Source: an optimization exercise on an open RTL-to-GDS flow (aim: a short achievable clock period and few clock cycles). Production flows keep margins and buffers that such runs may drop.
In this exercise RTL edits were held to simulation tests only and were not proved equivalent to the original.
Power is estimated from default activity; no workload was simulated.

`design/flow/design.v`:
```
`timescale 10 ns / 1 ns
module alu(
    input  [31:0]  A,
	input  [31:0]  B,
	input  [2: 0]  ALUop,
	output         Zero,
	output [31:0]  Result
);
    wire [31:0]    and_result;
    wire [31:0]    or_result;
    wire [32:0]    add_result;
	wire [31:0]    xor_result;
	wire [31:0]    nor_result;
	wire           slt_result;
	wire           sltu_result;
	wire           Overflow;
	wire           CarryOut;
    wire [32:0] a = {1'b0, A};
    wire [32:0] b = (ALUop[2]|ALUop[0]) ?~{1'b0,B}:{1'b0,B};
	assign and_result  = A&B;
	assign or_result   = A|B;
	assign xor_result  = A^B;
	assign nor_result  = ~(A|B);
	assign add_result  = a+b+(ALUop[2]|ALUop[0]);
    assign slt_result  = (A[31] == 1'b1 && B[31] == 1'b0) ? 1'b1 : 
	                     (A[31] == 1'b0 && B[31] == 1'b1) ? 1'b0 :
	                     (add_result[31] == 1'b1)         ? 1'b1 : 
						                                    1'b0 ;
	assign sltu_result = add_result[32] == 1'b1           ? 1'b1 :
	                                                        1'b0 ;
	assign Result = (ALUop == 3'b000)                  ? and_result                    :
	                (ALUop == 3'b001)                  ? or_result                     :
	                (ALUop == 3'b010||ALUop == 3'b110) ? add_result[31:0]              :
					(ALUop == 3'b100)                  ? xor_result                    :
					(ALUop == 3'b101)                  ? nor_result                    :
	                (ALUop == 3'b111)                  ? (slt_result ? 32'b1 : 32'b0)  : 
					                                     (sltu_result ? 32'b1 : 32'b0) ;
	assign Zero = (Result == 32'b0) ? 1'b1 : 1'b0;				                                                             
endmodule
`timescale 10 ns / 1 ns
module reg_file(
	input                       clk,
	input  [5 - 1:0]  waddr,
	input  [5 - 1:0]  raddr1,
	input  [5 - 1:0]  raddr2,
	input                       wen,
	input  [32 - 1:0]  wdata,
	output [32 - 1:0]  rdata1,
	output [32 - 1:0]  rdata2
);
	reg [32 - 1:0] reg_file [(1<<5)-1:0];
	always @(posedge clk)begin
	  if(wen == 1)begin
	    reg_file[waddr]<=wdata;
		end
	end 
  assign rdata1 = (raddr1 == 5'b0) ? 5'b0 : reg_file[raddr1]; 
  assign rdata2 = (raddr2 == 5'b0) ? 5'b0 : reg_file[raddr2];
endmodule
`timescale 10 ns / 1 ns
module shifter (
    input  [32 - 1:0] A,       
    input  [4:0] B,                      
    input  [1:0] Shiftop,                
    output [32 - 1:0] Result    
);
    wire [32 - 1:0] sign = {32{A[32 - 1]}};
    wire [32 - 1:0] lr;
    assign lr = A >> B;
    wire [32 - 1:0] ar;
    wire [32 - 1:0] ar_sign;
    assign ar_sign = sign << (32 - B);
    assign ar = ar_sign | lr ;
    assign Result = (Shiftop == 2'b00) ? (A << B) :                 
                    (Shiftop == 2'b11) ? ar       :                
                    (Shiftop == 2'b10) ? lr       :                
                                    32'b0;               
endmodule
`timescale 10ns / 1ns
module ALUop(
    input  [5:0] Opcode,
	input  [5:0]   func,
	output [2:0]  ALUop
);
    assign ALUop = (Opcode == 6'b000000) ? (
	               (func   == 6'b100001) ? 3'b010 :
	               (func   == 6'b100011) ? 3'b110 :
		           (func   == 6'b100100) ? 3'b000 :
		           (func   == 6'b100111) ? 3'b101 :
		           (func   == 6'b100101) ? 3'b001 :
		           (func   == 6'b100110) ? 3'b100 :
		           (func   == 6'b101010) ? 3'b111 :
				   (func   == 6'b101011) ? 3'b011 :
				                           3'b001):
	               (Opcode == 6'b000001) ? 3'b111 :
				   (Opcode[5:3] == 3'b000)? 3'b110:
				   (Opcode[5:3] == 3'b101 || Opcode[5:3] == 3'b100)? 3'b010 :
				   (Opcode == 6'b001001) ? 3'b010 :
				   (Opcode == 6'b001100) ? 3'b000 :
				   (Opcode == 6'b001101) ? 3'b001 :
				   (Opcode == 6'b001110) ? 3'b100 :
				   (Opcode == 6'b001010) ? 3'b111 :
				                           3'b011 ; 
endmodule
module CU(
	input EX_IF,
	input EX_WB,
	input EX_LD,
	input EX_ST,
	input clk,
	input rst,
	input Inst_Req_Ready,
	input Inst_Valid,
	input Mem_Req_Ready,
	input Read_data_Valid,
	input  [31:0] Instruction,
	output [ 8:0]current_stata,
	output Inst_Req_Valid,
	output Inst_Ready,
	output Read_data_Ready,
	output MemRead,
	output MemWrite
);
    reg [8:0] current_stata_reg;
	reg [8:0] next_stata_reg;
	assign current_stata = current_stata_reg;
	localparam INIT = 9'b000000001,
	           IF   = 9'b000000010,
			   IW   = 9'b000000100,
			   ID   = 9'b000001000,
			   EX   = 9'b000010000,
			   ST   = 9'b000100000,
			   LD   = 9'b001000000,
			   RDW  = 9'b010000000,
			   WB   = 9'b100000000;
	always @(posedge clk) begin
		if(rst == 1'b1) begin
			current_stata_reg <= INIT;
		end
		else begin
			current_stata_reg <= next_stata_reg;
		end
	end
	always @(*) begin
	    case(current_stata_reg)
		    INIT:begin
				 if(rst == 1'b0) begin
					next_stata_reg = IF;
				 end
				 else begin
					next_stata_reg = current_stata_reg;
			     end
			end
			IF: begin
				if(Inst_Req_Ready == 1'b1) begin
					next_stata_reg = IW;
				end
				else begin 
					next_stata_reg = current_stata_reg;
				end
			end
			IW:begin
				if(Inst_Valid == 1'b1) begin
					next_stata_reg = ID;
				end
				else begin
					next_stata_reg = current_stata_reg;
				end
			end
            ID:begin
				if(Instruction != 0) begin
					next_stata_reg = EX;
				end
                else begin
					next_stata_reg = IF;
				end
			end
			EX:begin
				if(EX_IF) begin
					next_stata_reg = IF;
				end
				else if(EX_WB) begin
					next_stata_reg = WB;
				end
				else if(EX_ST) begin
					next_stata_reg = ST;
				end
				else if(EX_LD) begin
					next_stata_reg = LD;
				end
				else begin
					next_stata_reg = current_stata_reg;
				end
			end
			ST:begin
				if(Mem_Req_Ready) begin
					next_stata_reg = IF;
				end
				else begin
					next_stata_reg = current_stata_reg;
				end
			end
			WB:begin
				next_stata_reg = IF;
			end
			LD:begin
				if(Mem_Req_Ready) begin
					next_stata_reg = RDW;
				end
				else begin
					next_stata_reg = current_stata_reg;
				end
			end
			RDW:begin
				if(Read_data_Valid) begin
					next_stata_reg = WB;
				end
				else begin
					next_stata_reg = current_stata_reg;
				end
			end
			default: next_stata_reg = INIT;
		endcase 
	end	
	assign Inst_Req_Valid  = current_stata == IF;
	assign Inst_Ready      = current_stata == IW  | current_stata == INIT;
	assign Read_data_Ready = current_stata == RDW | current_stata == INIT;
	assign MemRead         = current_stata == LD;
	assign MemWrite        = current_stata == ST;        
endmodule
module custom_cpu(
	input         clk,
	input         rst,
	output [31:0] PC,
	output        Inst_Req_Valid,
	input         Inst_Req_Ready,
	input  [31:0] Instruction,
	input         Inst_Valid,
	output        Inst_Ready,
	output [31:0] Address,
	output        MemWrite,
	output [31:0] Write_data,
	output [ 3:0] Write_strb,
	output        MemRead,
	input         Mem_Req_Ready,
	input  [31:0] Read_data,
	input         Read_data_Valid,
	output        Read_data_Ready,
	input         intr,
	output [31:0] cpu_perf_cnt_0,
	output [69:0] inst_retire
);
localparam INIT = 9'b000000001,
           IF   = 9'b000000010,
           IW   = 9'b000000100,
           ID   = 9'b000001000,
           EX   = 9'b000010000,
           ST   = 9'b000100000,
           LD   = 9'b001000000,
           RDW  = 9'b010000000,
           WB   = 9'b100000000;
	wire			RF_wen; 
	wire [4:0]		RF_waddr; 
	wire [31:0]		RF_wdata; 
	wire [8:0]    current_stata;
	reg  [31:0] _RF_wdata;
	assign inst_retire = {RF_wen,RF_waddr,_RF_wdata,PC};
	reg  [31:0] instruction;
	always @(posedge clk) begin
		   if(current_stata == IW) begin
			   instruction <= Instruction;
		   end
		end
	wire [5:0] Opcode = instruction[31:26];
	wire [4:0] rs     = instruction[25:21];
	wire [4:0] rt     = instruction[20:16];
	wire [4:0] rd     = instruction[15:11];
	wire [5:0] shamt  = instruction[10: 6];
    wire [6:0] func   = instruction[ 5: 0];
	wire [15:0]imm    = instruction[15: 0];
	wire [25:0]tar    = instruction[25: 0];
	wire          RegDst;           
	wire          jump;             
	wire          branch;           
	wire          move;             
	wire [2:0]    ALUSrc;           
    wire [31:0]   rsdata;           
	wire [31:0]   rtdata;           
	wire [31:0]   rddata;           
	wire [4:0]    shiftlength;      
 	wire          zero;             
	wire [31:0]   Result;           
	wire [31:0]   imm_32;           
    wire [31:0] imm_32_0E;
	wire [31:0] imm_32_SE;
	wire [31:0] imm_32_SE00; 
	wire [31:0] imm_32_1600; 
	wire        imm_sign = imm[15];
	assign imm_32_SE00 = {{14{imm_sign}},imm,2'b00};
	assign imm_32_0E   = {{16{1'b0}},imm} ;
	assign imm_32_SE   = {{16{imm_sign}},imm} ;
	assign imm_32_1600 = {imm,{16{1'b0}}};
    assign imm_32 = (Opcode == 6'b001100 || Opcode == 6'b001101 || Opcode == 6'b001110) ? imm_32_0E  :
	                Opcode[5:3] == 3'b000                                               ? imm_32_SE00:
					Opcode[5:0] == 6'b001111                                            ? imm_32_1600:
					                                                                      imm_32_SE  ;
    wire          EX_IF;            
	wire          EX_WB;            
	wire          EX_LD;            
	wire          EX_ST;            
	assign EX_IF = (Opcode[5:3] != 3'b000)                          ? 0 :
	               (Opcode[2:0] != 3'b000 && Opcode[2:0] != 3'b011) ? 1 :
				                                                      0 ; 
    assign EX_WB = (Opcode == 6'b000000 || Opcode == 6'b000011) ? 1 :
	               (Opcode[5:3] != 3'b001)                      ? 0 :
				   (Opcode[2:0] != 3'b000)                      ? 1 :
				                                                  0 ;										
	assign EX_LD = Opcode[5:3] == 3'b100;
	assign EX_ST = Opcode[5:3] == 3'b101;
	assign RegDst    = instruction[31]^instruction[29];
	assign RF_waddr  = RegDst    ? rt       :
	                   Opcode[0] ? 5'b11111 :
							             rd ;  
    assign branch = Opcode[5:2] == 1'h1 | Opcode == 6'b000001;
    assign move = (Opcode == 6'b000000 && (func == 6'b001011 || func == 6'b001010));
    assign jump = Opcode == 6'b000010 || Opcode == 6'b000011 || (Opcode == 6'b000000 && (func == 6'b001000 || func == 6'b001001));
    assign ALUSrc[2]   = move ? 1'b0 : 1'b1 ;
	assign ALUSrc[1:0] = move                                                              ? 2'b10 :
	                     Opcode == 6'b000000 || Opcode == 6'b000100 || Opcode == 6'b000101 ? 2'b10 :
						 Opcode == 6'b000110 || Opcode == 6'b000111 || Opcode == 6'b000001 ? 2'b00 :
						                                                                     2'b01 ;
    assign RF_wen = current_stata != WB                                       ? 1'b0 :
	                Opcode[5:3]   == 3'b101                                   ? 1'b0 :
	                Opcode        == 6'b000010                                ? 1'b0 :
	                branch                                                    ? 1'b0 :
					(Opcode       == 6'b000000 && func == 6'b001000)          ? 1'b0 :
					(Opcode       == 6'b000000 && func == 6'b001011 && zero)  ? 1'b0 : 
					(Opcode       == 6'b000000 && func == 6'b001010 && ~zero) ? 1'b0 :
					                                                             1'b1;
	reg_file instance_reg_file(
        .clk(clk),
		.waddr(RF_waddr),
		.raddr1(rs),
		.raddr2(rt),
		.wen(RF_wen),
		.wdata(_RF_wdata),
		.rdata1(rsdata),
		.rdata2(rtdata)
	);
    assign shiftlength = func[2] ? rsdata[4:0] : shamt ;
    shifter instance_shifter(
		.Shiftop(func[1:0]),
		.A(rtdata),
		.B(shiftlength),
	    .Result(rddata)
	);
	wire [31:0] rdata1;
	wire [31:0] rdata2;
	wire [2:0]  ALUop;
	assign rdata1 = ALUSrc[2]   == 1'b1  ? rsdata : 32'b0 ;
	assign rdata2 = ALUSrc[1:0] == 2'b00 ? 32'b0  :
	                ALUSrc[1:0] == 2'b01 ? imm_32 : rtdata;
	ALUop instance_ALUop(
		.Opcode(Opcode),
		.func(func),
		.ALUop(ALUop)
	);
    alu instance_alu(
        .A(rdata1),
		.B(rdata2),
		.ALUop(ALUop),
		.Zero(zero),
		.Result(Result)
	);
    wire [31:0] mem_data;  
	wire [31:0] lwl_data;
	wire [31:0] lwr_data;
	assign lwl_data = Result[1:0] == 2'b00  ? {Read_data[7:0],rtdata[23:0] }    :
	                  Result[1:0] == 2'b01  ? {Read_data[15:0],rtdata[15:0]}    :
					  Result[1:0] == 2'b10  ? {Read_data[23:0],rtdata[7:0] }    :
					                                Read_data                   ;
	assign lwr_data = Result[1:0] == 2'b00  ? Read_data                         :
	                  Result[1:0] == 2'b01  ? {rtdata[31:24],Read_data[31:8]}   :
					  Result[1:0] == 2'b10  ? {rtdata[31:16],Read_data[31:16]}  :
					                          {rtdata[31:8],Read_data[31:24]}   ;
    wire [31:0] lb_mem_data;
	wire [31:0] lbu_mem_data;
	wire [31:0] lh_mem_data;
	wire [31:0] lhu_mem_data;
	assign lb_mem_data = Result[1:0] == 2'b00 ? {{24{Read_data[7]}},Read_data[7:0]}     : 
	                     Result[1:0] == 2'b01 ? {{24{Read_data[15]}},Read_data[15:8]}   :
						 Result[1:0] == 2'b10 ? {{24{Read_data[23]}},Read_data[23:16]}  :
						                        {{24{Read_data[31]}},Read_data[31:24]}  ;
	assign lbu_mem_data = Result[1:0] == 2'b00 ? {{24{1'b0}},Read_data[7:0]}  :
	                      Result[1:0] == 2'b01 ? {{24{1'b0}},Read_data[15:8]} :
						  Result[1:0] == 2'b10 ? {{24{1'b0}},Read_data[23:16]}:
						                         {{24{1'b0}},Read_data[31:24]}; 
	assign lh_mem_data = Result[1:0] == 2'b00 ? {{16{Read_data[15]}},Read_data[15:0]} : 
	                                            {{16{Read_data[31]}},Read_data[31:16]};                     
	assign lhu_mem_data = Result[1:0] == 2'b00 ? {{24{1'b0}},Read_data[15:0]}         :
	                                             {{24{1'b0}},Read_data[31:16]}        ;
    assign mem_data = Opcode[2:0] == 3'b000 ? lb_mem_data          :
	                  Opcode[2:0] == 3'b100 ? lbu_mem_data         :
					  Opcode[2:0] == 3'b001 ? lh_mem_data          :
					  Opcode[2:0] == 3'b101 ? lhu_mem_data         :
					  Opcode[2:0] == 3'b011 ? Read_data            :
					  Opcode[2:0] == 3'b010 ? lwl_data :   lwr_data;
    assign RF_wdata = Opcode == 6'b0 ? (
		              func   == 6'b001000 || func == 6'b001001 ? PC+4    :
					  func   == 6'b001011 || func == 6'b001010 ? rsdata  :
					  func[5]== 1'b0                           ? rddata  :  
					                                             Result) :
					  Opcode      == 6'b001111 ? imm_32     :
					  Opcode[5:3] == 3'b001    ? Result     :
					  Opcode[5:3] == 3'b100    ? mem_data   :  PC+4      ;
	always @(posedge clk) begin
	   _RF_wdata <= RF_wdata;
	end
   assign Address = {Result[31:2],2'b00};
   wire [31:0] swr_rtdata;
   wire [31:0] swl_rtdata;
   assign swl_rtdata = Result[1:0] == 2'b00 ? {{24{1'b0}},rtdata[31:24]} :
                       Result[1:0] == 2'b01 ? {{16{1'b0}},rtdata[31:16]} :
					   Result[1:0] == 2'b10 ? {{8{1'b0}},rtdata[31:8]}   :
					                          rtdata                     ;
   assign swr_rtdata = Result[1:0] == 2'b11 ? {rtdata[7:0],{24{1'b0}}}   :
                       Result[1:0] == 2'b10 ? {rtdata[15:0],{16{1'b0}}}  :
					   Result[1:0] == 2'b01 ? {rtdata[23:0],{8{1'b0}}}   :
					                           rtdata                    ;           
   assign Write_data = Opcode == 6'b101000 ? rtdata<<(8*Result[1:0]) :
                       Opcode == 6'b101001 ? rtdata<<(16*Result[1])  :
					   Opcode == 6'b101011 ? rtdata                  :
					   Opcode == 6'b101010 ? swl_rtdata  : swr_rtdata;                                           
	wire [3:0] strb_1;
	assign strb_1[0] = (Result[1:0] == 2'b00);
    assign strb_1[1] = (Result[1:0] == 2'b01);
	assign strb_1[2] = (Result[1:0] == 2'b10);
	assign strb_1[3] = (Result[1:0] == 2'b11);   
	wire [3:0] strb_2;
	assign strb_2[1:0] = {2{(Result[1] == 1'b0)}};
	assign strb_2[3:2] = {2{(Result[1] == 1'b1)}};
	wire [3:0] strb_3 = 4'b1111;
	wire [3:0] strb_4;
	assign strb_4 = 4'b1111 >> (3-Result[1:0]);
	wire [3:0] strb_5;
	assign strb_5 = 4'b1111 << Result[1:0];
	assign Write_strb = Opcode[2:0] == 3'b000 ? strb_1 :
	                    Opcode[2:0] == 3'b001 ? strb_2 :
						Opcode[2:0] == 3'b011 ? strb_3 :
						Opcode[2:0] == 3'b010 ? strb_4 :
						                        strb_5 ;
    CU instance_CU(
		.EX_IF(EX_IF),
		.EX_LD(EX_LD),
		.EX_ST(EX_ST),
		.EX_WB(EX_WB),
		.clk(clk),
		.rst(rst),
		.Inst_Req_Ready(Inst_Req_Ready),
		.Inst_Valid(Inst_Valid),
		.Mem_Req_Ready(Mem_Req_Ready),
		.Read_data_Valid(Read_data_Valid),
		.Instruction(instruction),
		.current_stata(current_stata),
		.Inst_Req_Valid(Inst_Req_Valid),
		.Inst_Ready(Inst_Ready),
		.Read_data_Ready(Read_data_Ready),
		.MemRead(MemRead),
		.MemWrite(MemWrite)
	);
wire        is_jorb;    
wire [31:0] next_pc;    
assign is_jorb = jump   ? 1 :
                 branch ? (
                      Opcode[2:1] == 2'b10 ? Opcode[0]^zero               :
					  Opcode[2:1] == 2'b11 ? Opcode[0]^(Result[31]||zero) :
					                         rt[0]^(Result == 1'b1)       
				 ): 0;
assign next_pc = branch    ? PC+imm_32_SE00       :
                 Opcode[1] ? {PC[31:28],tar,2'b0} :
				                          rsdata  ; 
reg [31:0] reg_pc; 
always @(posedge clk) begin
    if(rst) begin
	   reg_pc <= 32'b0;
	end
	else if(current_stata == ID) begin
	   reg_pc <= PC+4;
	end
	else if(current_stata == EX) begin
		if(is_jorb) begin
	        reg_pc <= next_pc;	
	    end
	end
end
assign PC = reg_pc;
   reg [31:0] cycle_cnt;
   always @(posedge clk) begin
      if(rst == 1'b1) begin
	     cycle_cnt <= 32'b0;
	  end
	  else begin
	     cycle_cnt <= cycle_cnt + 32'b1;
	  end
   end
   assign cpu_perf_cnt_0 = cycle_cnt;
endmodule
```
`design/flow/run.sh`:
```
#!/bin/bash
# synth_recipe.tcl (not shown) runs the flow's synth.tcl, then flattens the netlist and writes it again
# the make line also repeats each setting of config.mk as NAME=value (left out here)
make -C /OpenROAD-flow-scripts/flow DESIGN_CONFIG=/design/flow/config.mk WORK_HOME=/design/flow/orfs CLKGATE_MAP_FILE= SYNTH_SCRIPT=/design/flow/synth_recipe.tcl finish
```
`design/flow/config.mk`:
```
export PLATFORM = sky130hd
export DESIGN_NAME = custom_cpu
export DESIGN_NICKNAME = custom_cpu
export VERILOG_FILES = /design/flow/design.v
export SDC_FILE = /design/flow/constraint.sdc
export NUM_CORES = 4
export LEC_CHECK = 0
export CAP_MARGIN = 20
export CORE_MARGIN = 2
export CORE_UTILIZATION = 40
export SLEW_MARGIN = 20
```
`design/flow/constraint.sdc`:
```
create_clock -name core_clock -period 12.0 [get_ports {clk}]
set_input_delay 2.4000 -clock core_clock [delete_from_list [all_inputs] [get_ports {clk}]]
set_output_delay 2.4000 -clock core_clock [all_outputs]
set_load 0.01 [all_outputs]
```
Fig. 1: wiring by layer
Bar = 100 um. Only two layers are drawn.
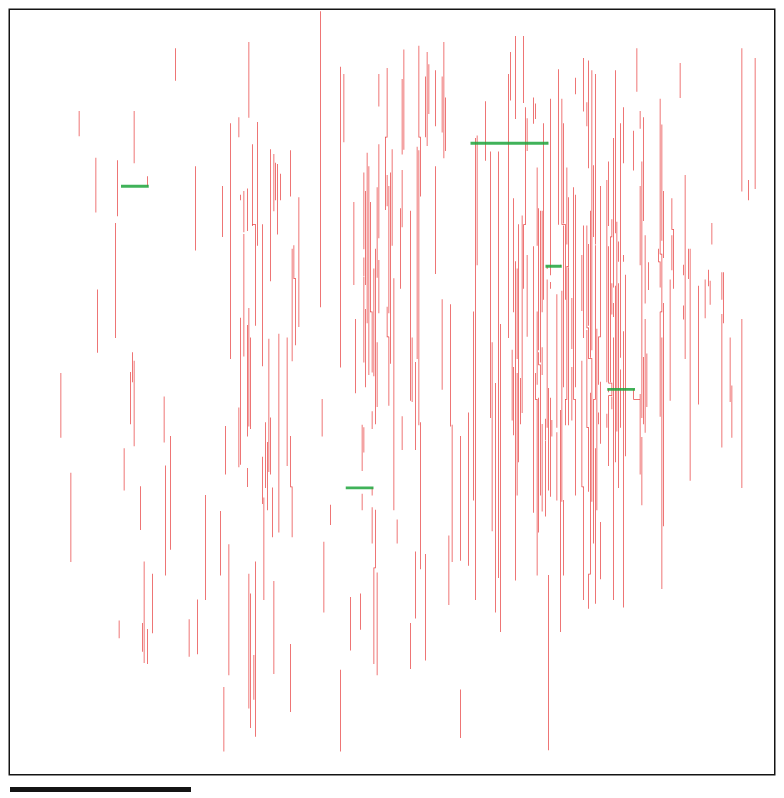
Key: green = metal 5 [wire length 90.2 um]; red = metal 4 [wire length 17,400 um]
via count of the routed design: 53,317
GRT Overall Usage: 31.5%

Fig. 2: the metal 2 layer
Bar = 100 um.
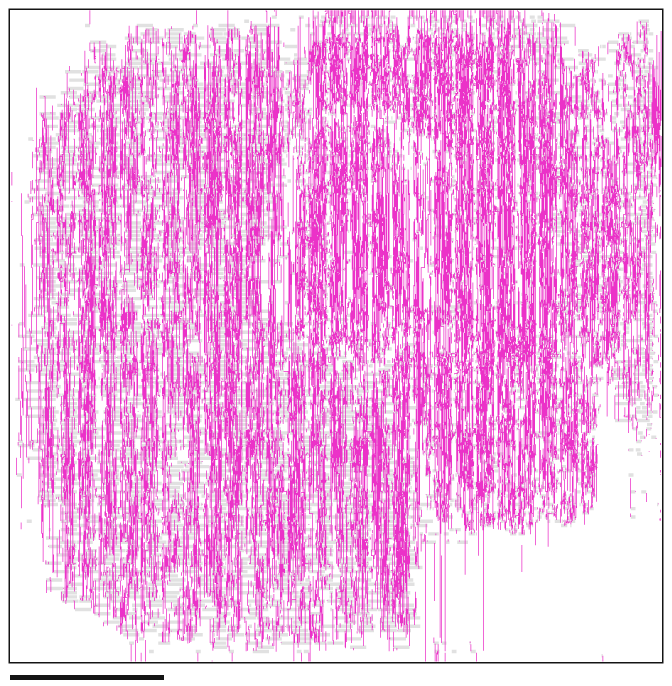
The longest straight run is 137 um. The layer carries 132 mm of wire.
post-detailed-routing wire length: 287 mm
met2 Usage GRT: 49.5%

-- per-stage QoR --
stage	power (mW)	std cells	hold slack, ps	instance area, um^2
after CTS	9.08	8108	461	81400
after global routing	9.27	8115	492	81500
after detailed placement	4.92	7868	448	76900
after floorplan	4.73	5386	465	69900
final	9.03	8124	456	81500
after global placement	4.92	7868	443	76800
-- cell usage after synthesis (11+ instances only) --
| master | instances | area share [%] |
|---|---|---|
| buf_1 | 87 | 0.47 |
| buf_4 | 39 | 0.42 |
| o221ai_1 | 19 | 0.24 |
| or3_1 | 47 | 0.42 |
| a222oi_1 | 15 | 0.21 |
| a21o_1 | 51 | 0.55 |
| nand4_1 | 21 | 0.19 |
| xor2_1 | 79 | 0.99 |
| and2_1 | 24 | 0.21 |
| a22oi_1 | 40 | 0.43 |
| a221o_1 | 11 | 0.16 |
| a221oi_1 | 27 | 0.34 |
| buf_2 | 40 | 0.29 |
| nand2_1 | 475 | 2.5 |
| o32ai_1 | 13 | 0.16 |
| o21ai_0 | 212 | 1.5 |
| dfxtp_1 | 115 | 3.3 |
| edfxtp_1 | 1056 | 45 |
| o211ai_1 | 37 | 0.40 |
| nand2b_1 | 18 | 0.16 |
| o21a_1 | 23 | 0.25 |
| mux2_2 | 47 | 0.76 |
| inv_1 | 139 | 0.75 |
| a211oi_1 | 71 | 0.76 |
| or2_2 | 33 | 0.30 |
| nor4_1 | 18 | 0.16 |
| nor2_1 | 403 | 2.2 |
| a31oi_1 | 64 | 0.57 |
| o31ai_1 | 26 | 0.28 |
| nand3_1 | 87 | 0.62 |
| nor3_1 | 80 | 0.57 |
| mux2i_1 | 184 | 2.6 |
| o22ai_1 | 47 | 0.42 |
| a32oi_1 | 13 | 0.16 |
| nor2b_1 | 15 | 0.13 |
| and3_1 | 45 | 0.40 |
| clkbuf_1 | 269 | 1.4 |
| ha_1 | 129 | 2.3 |
| a21oi_1 | 326 | 2.3 |
| xnor2_1 | 85 | 1.1 |
| mux4_2 | 642 | 21 |
-- logic make-up (layout without fill, tap and decap cells) --
family | count (synthesis) | in the layout
other | 1 | 13
buffers and inverters | 582 | 984
muxes | 876 | 876
DFF | 1171 | 1171
xor gates and xnor gates | 164 | 164
adders and majority gates | 131 | 131
and+or+nand+nor | 1327 | 1327
AOI/OAI and AO/OA | 1133 | 1133
==> results.txt <==
* Max-cap check violation count: 0
* Number of nets in the finished design: 5,885
- Power attributed to combinational cells is 0.449 mW.
- Unrepaired setup endpoints after global routing: no
- The flow inserted 2,325 tap cells.
- The first routing iteration left approximately 6,800 violations.
- Uppermost layer routed: met5
* Overall overflow remaining after global route: 0
- Slew @ Worst Pin: between 1000 and 1500 ps
* Most frequent cells in the layout: 1,056 x edfxtp_1, 642 x mux4_2, 475 x nand2_1
- Met3 global-route usage: under 10%
- After detailed routing, the number of remaining DRC violations is 0.
* Flop and latch count out of synthesis: 1,171
- Die W: 422 um
- The library cell used most frequently in the layout, excluding fill and tap cells, is edfxtp_1.
- Global routing consumed, on the met1 layer, 41.1% of the routing resources.
* Crit path required time: 9600 ps
- Counting the clock-network buffers in the layout gives 171.
* Net switching power of the design: 2.07 mW
- The worst setup path is captured at an output pin.
- CTS max path bufs: 3
* Final setup margin: 336 ps
- Overall die area: 0.178 mm^2
* Fraction of standard cell area in multi-input logic: 41.7%
- Clk power: 4.18 mW
* Register fraction of the total cell area: 41.8%
* Post-synthesis share of cell area spent on and, or, nand and nor gates: 8.70%
- STA classifies the critical path startpoint as a register.
- Clk network pwr share: 46.3%
- After Yosys synthesis, XOR and XNOR cells account for just over 2% of the synthesized area.
- H-Tree Depth: 4
- Sequential elements use 48.6% of the synthesized area.
* Leading cell kind: registers
- Footprint of the multi-input gates: 0.0340 mm^2
- Along the worst hold path, the cell count comes to 1.
- Counting flops with a built-in enable in the synthesized netlist gives 1,056.
- The synthesized netlist devotes 2.37% of its cell area to adder and majority cells.
* Sequential cell count: 1,171
- Floorplan row count: 153
- Counting buffers and inverters, the worst setup path is 25 cells deep.
- The sequential cells in the finished layout cover a total of 0.0340 mm^2.
* Synth Area in Compound Gates: 10.7%
* Number of CTS-inserted buffers: approximately 130
- Setup violations remaining at the end of the flow were counted as 0.
* Hold Path End: cycle_cnt[0]
* Final hold violation count: 0
- Sum of routed wire segments on met1: 109 mm
* Clock Sink Count: ~1,200
* Most flop-heavy register: instance_reg_file.reg_file
- Antenna-violating nets left: 0
- Ratio of cells with drive above 1 in the final layout: between 20% and 30%
- After synthesis, the share of flip-flops with an asynchronous set or reset is 0%.
* Non-clock buffer contribution to total cell area: 6.74%
- Final worst clock skew: about 60 ps
- Path depth of the worst reg2reg path: 30
- The number of setup buffers added after CTS is 1.
* Area overhead of the layout relative to synthesis: 16.5%
- Routed length per placed instance: 35.4 um
- Total buffers and inverters traversed by the critical path: 5
- Combinational cell fraction of total power: 5.0%
* Largest family of logic cells by synthesized area: multiplexers
- Inverter count: 144
* Cell area after synthesis: between 0.06 and 0.07 mm^2
- From bottom edge to top edge, the die measures about 420 um.
- The register with the most flip-flops in the layout has 1,024 of them.
- Crit-path max cell delay: 600 ps
- Arr. time, crit path: 9260 ps
- For the sequential group, total power comes out at 4.40 mW.
* Initial DRT Pass Iterations: 7
* Proportion of synthesized area in mux cells: around 24%
- Headroom to the max-slew limit came out at 11.7%.
- The repair_antennas step left the layout with diodes totalling 11.
- Wire segments on met3 add up to 28.8 mm in the final route.
- The run finished with no timing, DRC or antenna violations.
Testbench counts, summed over its fixed seeds: cycles 315,864.

## static timing again, ports no longer ideal
No port has a modelled driver above. Below, the same layout with a new extraction and two added sets of constraints.
Step 1 (the two cells are an assumption about what drives the block):
set clk [get_ports {clk}]
set_driving_cell -lib_cell sky130_fd_sc_hd__clkbuf_16 $clk
set_driving_cell -lib_cell sky130_fd_sc_hd__buf_2 [delete_from_list [all_inputs] $clk]
Step 2, shift: input delay + t, output delay - t, t = (earliest + latest rising clock arrival at the registers) / 2. This alone moves slack from input paths to output paths.
a / b / c = ideal ports / drivers / drivers and shift; a / b = the first two.
t, ns: 0.871
slack for setup (ns): 0.336 / 0.251 / 1.122
worst register clock-pin slew, ns: 0.07 / 0.07
worst data-port slew with drivers (ns): 0.08
After both steps setup and hold are still met in this run. The setup slack of this run moves by -0.085 ns with the drivers and by +0.786 ns with both steps.
